Background: an optimization exercise with open tools, aiming at small area. Do not read the settings as production practice.
In this exercise RTL edits were held to simulation tests only and were not proved equivalent to the original.

==> flow/design.v <==
module config_register(
    input clk,
    input rst,
    input [191:0] cfg_data,
    input cfg_valid,
    output reg [31:0] origin_x,
    output reg [31:0] origin_y,
    output reg [31:0] length,
    output reg [31:0] width,
    output reg [31:0] sin_theta,
    output reg [31:0] cos_theta
);
    reg [7:0] ox_q, oy_q, sin_q, cos_q;
    always @(posedge clk or posedge rst) begin
        if (rst) begin
            ox_q <= 0;
            oy_q <= 0;
            sin_q <= 0;
            cos_q <= 0;
        end else if (cfg_valid) begin
            ox_q <= cfg_data[167:160];
            oy_q <= cfg_data[135:128];
            sin_q <= cfg_data[39:32];
            cos_q <= cfg_data[7:0];
        end
    end
    always @(*) begin
        origin_x = {24'd0, ox_q};
        origin_y = {24'd0, oy_q};
        length = 32'd0;
        width = 32'd0;
        sin_theta = {24'd0, sin_q};
        cos_theta = {24'd0, cos_q};
    end
endmodule
module agu(
    input [31:0] origin_x,
    input [31:0] origin_y,
    input [31:0] length,
    input [31:0] width,
    input [31:0] sin_theta,
    input [31:0] cos_theta,
    output reg [959:0] addr_out_flat
);
    integer i;
    reg [31:0] x, y;
    reg [31:0] rotated_x, rotated_y;
    reg [31:0] mem_addr;
    always @(*) begin
        for (i = 0; i < 30; i = i + 1) begin
            x = origin_x + i;
            y = origin_y;
            rotated_x = x * cos_theta - y * sin_theta;
            rotated_y = x * sin_theta + y * cos_theta;
            mem_addr = rotated_y * 32 + rotated_x;
            addr_out_flat[32*i +: 32] = mem_addr;
        end
    end
endmodule
module ru(
    input [959:0] addr_in_flat,
    output reg [959:0] addr_unique_flat
);
    integer i;
    always @(*) begin
        for (i = 0; i < 30; i = i + 1) begin
            addr_unique_flat[32*i +: 32] = addr_in_flat[32*i +: 32];
        end
    end
endmodule
module l0_cache(
    input [31:0] addr,
    output reg valid_bit
);
    always @(*) begin
        valid_bit = (addr[7:0] % 8'd5 == 8'd0);
    end
endmodule
module collision_or(
    input [29:0] bits_in,
    output reg collision
);
    integer i;
    always @(*) begin
        collision = 0;
        for (i = 0; i < 30; i = i + 1) begin
            if (bits_in[i])
                collision = 1;
        end
    end
endmodule
module racod_top(
    input clk,
    input rst,
    input [191:0] cfg_data,
    input cfg_valid,
    output collision
);
    wire [31:0] origin_x, origin_y, length, width, sin_theta, cos_theta;
    wire [959:0] agu_addr_flat;
    wire [959:0] unique_addr_flat;
    wire [29:0] bits;
    config_register CFG(
        .clk(clk), .rst(rst), .cfg_data(cfg_data), .cfg_valid(cfg_valid),
        .origin_x(origin_x), .origin_y(origin_y), .length(length), .width(width),
        .sin_theta(sin_theta), .cos_theta(cos_theta)
    );
    agu AGU(
        .origin_x(origin_x), .origin_y(origin_y), .length(length), .width(width),
        .sin_theta(sin_theta), .cos_theta(cos_theta), .addr_out_flat(agu_addr_flat)
    );
    ru RU(
        .addr_in_flat(agu_addr_flat), .addr_unique_flat(unique_addr_flat)
    );
    genvar i;
    generate
        for (i = 0; i < 30; i = i + 1) begin : CACHE_INST
            l0_cache L0(.addr(unique_addr_flat[32*i +: 32]), .valid_bit(bits[i]));
        end
    endgenerate
    collision_or ORGATE(.bits_in(bits), .collision(collision));
endmodule
==> flow/run.sh <==
#!/bin/bash
# synth_recipe.tcl (not shown) runs the flow's synth.tcl, then flattens the netlist and writes it again
# the make line also repeats each setting of config.mk as NAME=value (left out here)
make -C /OpenROAD-flow-scripts/flow DESIGN_CONFIG=/design/flow/config.mk WORK_HOME=/design/flow/orfs CLKGATE_MAP_FILE= SYNTH_SCRIPT=/design/flow/synth_recipe.tcl finish
==> flow/config.mk <==
export PLATFORM = sky130hd
export DESIGN_NAME = racod_top
export DESIGN_NICKNAME = racod_top
export VERILOG_FILES = /design/flow/design.v
export SDC_FILE = /design/flow/constraint.sdc
export NUM_CORES = 4
export LEC_CHECK = 0
export CAP_MARGIN = 20
export CORE_MARGIN = 2
export CORE_UTILIZATION = 40
export SLEW_MARGIN = 20
==> flow/constraint.sdc <==
create_clock -name core_clock -period 16.0 [get_ports {clk}]
set_input_delay 3.2000 -clock core_clock [delete_from_list [all_inputs] [get_ports {clk}]]
set_output_delay 3.2000 -clock core_clock [all_outputs]
set_load 0.01 [all_outputs]
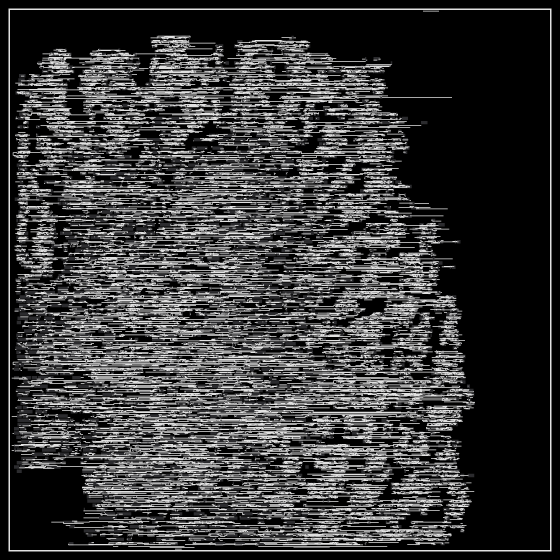
Fig. 1. Metal 1.
Cells faint in the background.
wire length on this layer: 64.2 mm
nets with wire on the layer: 6266
main direction: horizontal
share of all routed wire: 45%
longest straight run: 95.9 um
GRT met1 Usage: 32.33%
vias: 42270
drt total wl: 141400 um

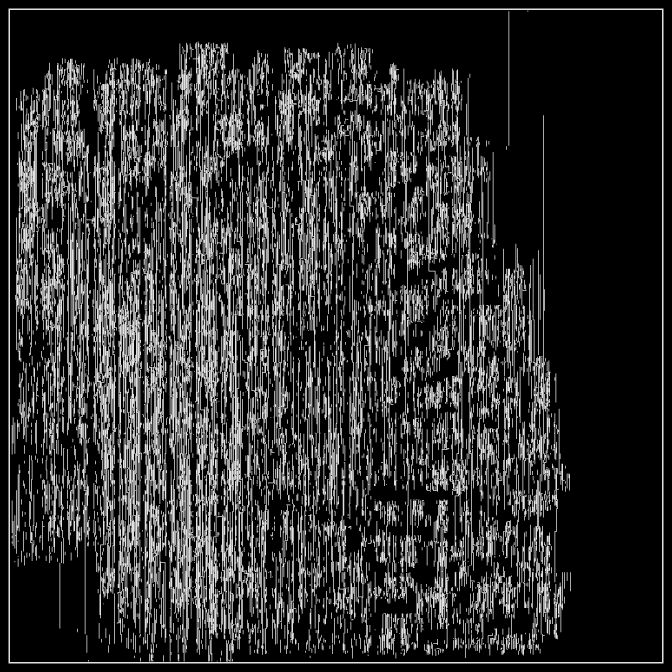
Fig. 2. Met2 routing.
longest straight run: 170 um
wire length on this layer: 64.9 mm
main direction: vertical
met2 Use GR: 38.50%

==> notes.md <==
CP startpoint CFG.oy_q[2]$_DFFE_PP0P_; worst-case clock buffer depth 2; initial core utilization 40.22%; Num CTS Buffers 5; max cap viols 0; Worst path depth 42; Slew HR 25.39%; DP HPWL 112200 um; flop-to-flop setup slack 14.24 ns; Via-to-Cell Ratio 5.789; Syn Std Cell Area 46620 um2; initial antenna violation count 2; fin util 42.68%; Worst EP arrival 12.22 ns; min Tclk post-route 15.42 ns; post-synthesis instance total 5867; clock sinks 32; Placer Congestion 0.9004; H-tree Lvls 2; Final Hold Vio Count 0; min-delay worst type flip-flop to flip-flop; count leader, synth nand2_1; Core Rows 125; Crit-path slowest cell fa_1; Clock Latency Late Sink 0.28 ns; vias in the first global route 40520; CP endpoint kind output pin; worst hold slack 0.5054 ns; met3 Usage GRT 1.355%; syn avg cell area 7.946 um2; clock skew 0 ns; CP Launch Type flip-flop; nets 6880; Setup TNS 0 ns; Buffers & Inverters on Critical Path 6; Slew Viols, Final 0; slowest stage delay, CP 0.58 ns; Least-Margin Pin Slew 1.115 ns; total grt overflow 0; origin of the critical flop-to-flop path CFG.ox_q[7]$_DFFE_PP0P_; most frequent cell on the critical path ha_1; DRC 0; drt pass-1 iters 6; initial DRC count 3032; Die W 345.4 um; Core ar. 115900 um2; Worst Setup EP collision; Seq/Total Area, Yosys 1.718%; Synth warnings 5; dominant synthesized flop cell dfrtp_1; WS Path Type flip-flop to output pin; CP delay by family, top adder cells; Most Used Layer, Global Route met2; Post-synth ARST share 100.0%; Clock transition at path regs 0.06 ns; root buf cell clkbuf_16; largest net degree at the start of global routing 83; RR Endpoint CFG.ox_q[7]$_DFFE_PP0P_; Area Growth Syn to Fin 6.109%; GRT Total Usage 23.09%; EDFF count, synth 0; Die Y 345.4 um; PortBufs 35; final period utilization 96.36%; Synth top cells by count 553 x nand2_1, 507 x inv_1, 507 x xnor2_1, 474 x fa_1, 449 x nor2_1; share of layout cells above drive strength 1 6.269%; worst-path maximum fanout 8; status no timing/DRC/antenna violations; CTS tree done; post-synth top area share 20.36%; syn_nets 6974; Ports 196; final-report setup violation count 0; CP required 12.80 ns; cell taking the most area after synthesis fa_1; Seq cells post-synth 32; die area 119300 um2; Antenna Violating Nets Remaining 0; # fillers 11540; cell depth of the worst flop-to-flop path 3; first-pass GRT wire length 225200 um; maximum clock frequency 64.86 MHz; Avg WL per Cell 19.36 um; largest cells by area after synthesis fa_1 20%, ha_1 12%, xnor2_1 9.5%; synth unique cells 95
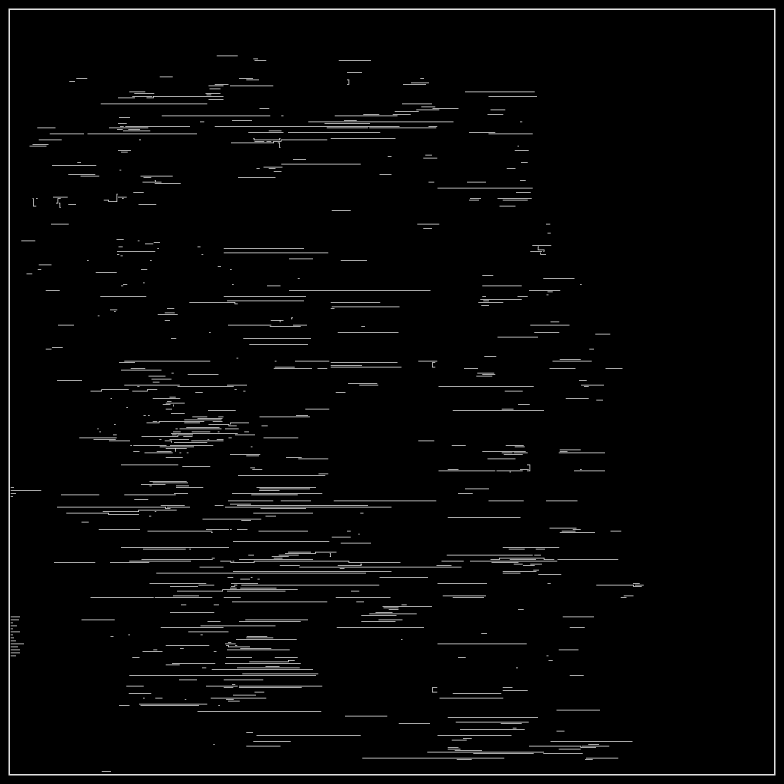
Fig. 3. Met3 routing.
main direction: horizontal
nets with wire on the layer: 424
wire length on this layer: 7750 um

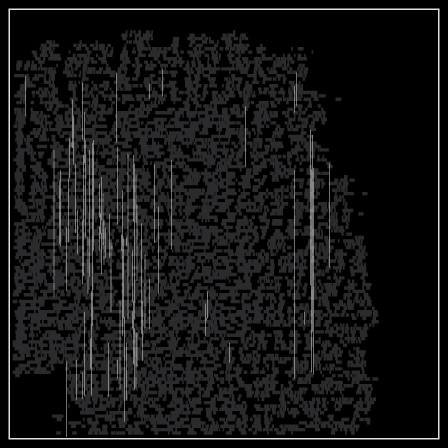
Fig. 4. Metal 4.
Cells faint in the background.
wire length on this layer: 4610 um
longest straight run: 168 um
share of all routed wire: 3.3%
nets with wire on the layer: 74
main direction: vertical

layer usage:
metal	wire, um	share of wire [%]
met1	64160	45
met2	64870	46
met3	7749	5.5
met4	4610	3.3
met5	0	0
worst register-to-register path, stage by stage, from the launching register on:
cell and delay [ns]:
dfrtp_1 0.32, buf_4 0.45, clkinv_1 0.58, o21ai_0 0.31
cell families after synthesis:
group           count (synthesis)  share of synthesized area, %
fa+ha+maj                     946                         32.84
xor+xnor                      746                         17.12
compound gates               1369                         20.00
buf+inv                       822                         6.667
mux                           139                         3.167
flops                          32                         1.718
simple gates                 1813                         18.48
registers in the layout, summed over array words and instances (netlist names):
register	cells
CFG.sin_q	8
CFG.ox_q	8
CFG.cos_q	8
CFG.oy_q	8
what timing repair did:
action	in CTS	in global routing
buffers inserted	0	5
hold buffers	0	0
setup endpoints to repair	1	1
gates resized for setup	7	37
pin swaps	0	7
through the flow:
stage	worst slack (ns)	area (um2)	cells
3_3_place_gp	0.1879	49020	7285
2_1_floorplan	1.855	46620	5867
5_1_grt	-0.003190	49450	7298
6_report	0.5827	49460	7302
3_5_place_dp	0.1678	49020	7285
4_1_cts	0.004103	49210	7293
area by class of cell:
class / instances / area (um2) / area share, %
diodes: 4 / 10.01 / 0.02024
multi-input cells: 5013 / 42990 / 86.92
clock inverters: 3 / 23.77 / 0.04806
well taps: 1524 / 1907 / 3.855
clock buffers: 5 / 125.1 / 0.2529
repair buffers: 204 / 1654 / 3.344
inverters: 517 / 1941 / 3.923
flip-flops and latches: 32 / 812.0 / 1.642
worst min-delay path by stage:
stage / from / to / slack (ns) / cells past startpoint
6_report: CFG.sin_q[7]$_DFFE_PP0P_ / CFG.sin_q[7]$_DFFE_PP0P_ / 0.51 / 1
5_1_grt: CFG.oy_q[7]$_DFFE_PP0P_ / CFG.oy_q[7]$_DFFE_PP0P_ / 0.54 / 1
4_1_cts: CFG.sin_q[7]$_DFFE_PP0P_ / CFG.sin_q[7]$_DFFE_PP0P_ / 0.51 / 1
3_5_place_dp: CFG.sin_q[7]$_DFFE_PP0P_ / CFG.sin_q[7]$_DFFE_PP0P_ / 0.50 / 1
3_3_place_gp: CFG.sin_q[7]$_DFFE_PP0P_ / CFG.sin_q[7]$_DFFE_PP0P_ / 0.50 / 1
2_1_floorplan: CFG.oy_q[7]$_DFFE_PP0P_ / CFG.oy_q[7]$_DFFE_PP0P_ / 0.48 / 1
layout by cell type, fill, tap and decap left out, types with 36 or more instances in the layout:
cell type / count
nand2_1: 553
inv_1: 507
xnor2_1: 498
fa_1: 474
nor2_1: 448
ha_1: 437
a21oi_1: 321
o21ai_0: 261
buf_4: 166
nor3_1: 161
nand3_1: 145
and2_1: 139
xor2_1: 132
mux2i_1: 80
xnor3_1: 80
a31oi_1: 74
nand2b_1: 65
nor2b_1: 62
mux2_2: 58
o211ai_1: 43
o21a_1: 41
a21o_1: 40
o21bai_1: 37
and3_1: 37
a221oi_1: 36

==> re-timing with driven ports <==
How much do the figures lean on ideal ports? The routed layout below was timed once more, with nothing changed but the port constraints. Step 1 sets driving cells, clkbuf_16 on the clock port and buf_2 on the other inputs (assumed; they add their load-dependent delay and slew). Step 2, shift: input delay + t, output delay - t, t = (earliest + latest rising clock arrival at the registers) / 2. This alone moves slack from input paths to output paths. Slacks: no drivers / after step 1 / after step 2; pairs: no drivers / after step 1.
shift t [ns]: 0.315
slack for setup (ns): 0.583 / 0.550 / 0.864
worst hold slack (ns): 0.505 / 0.505 / 0.505
clock arrival spread, ns: 0.009 / 0.009
pins driven straight from the clock port: 1
After both steps setup and hold are still met in this run. The setup slack of this run moves by -0.033 ns with the drivers and by +0.281 ns with both steps.
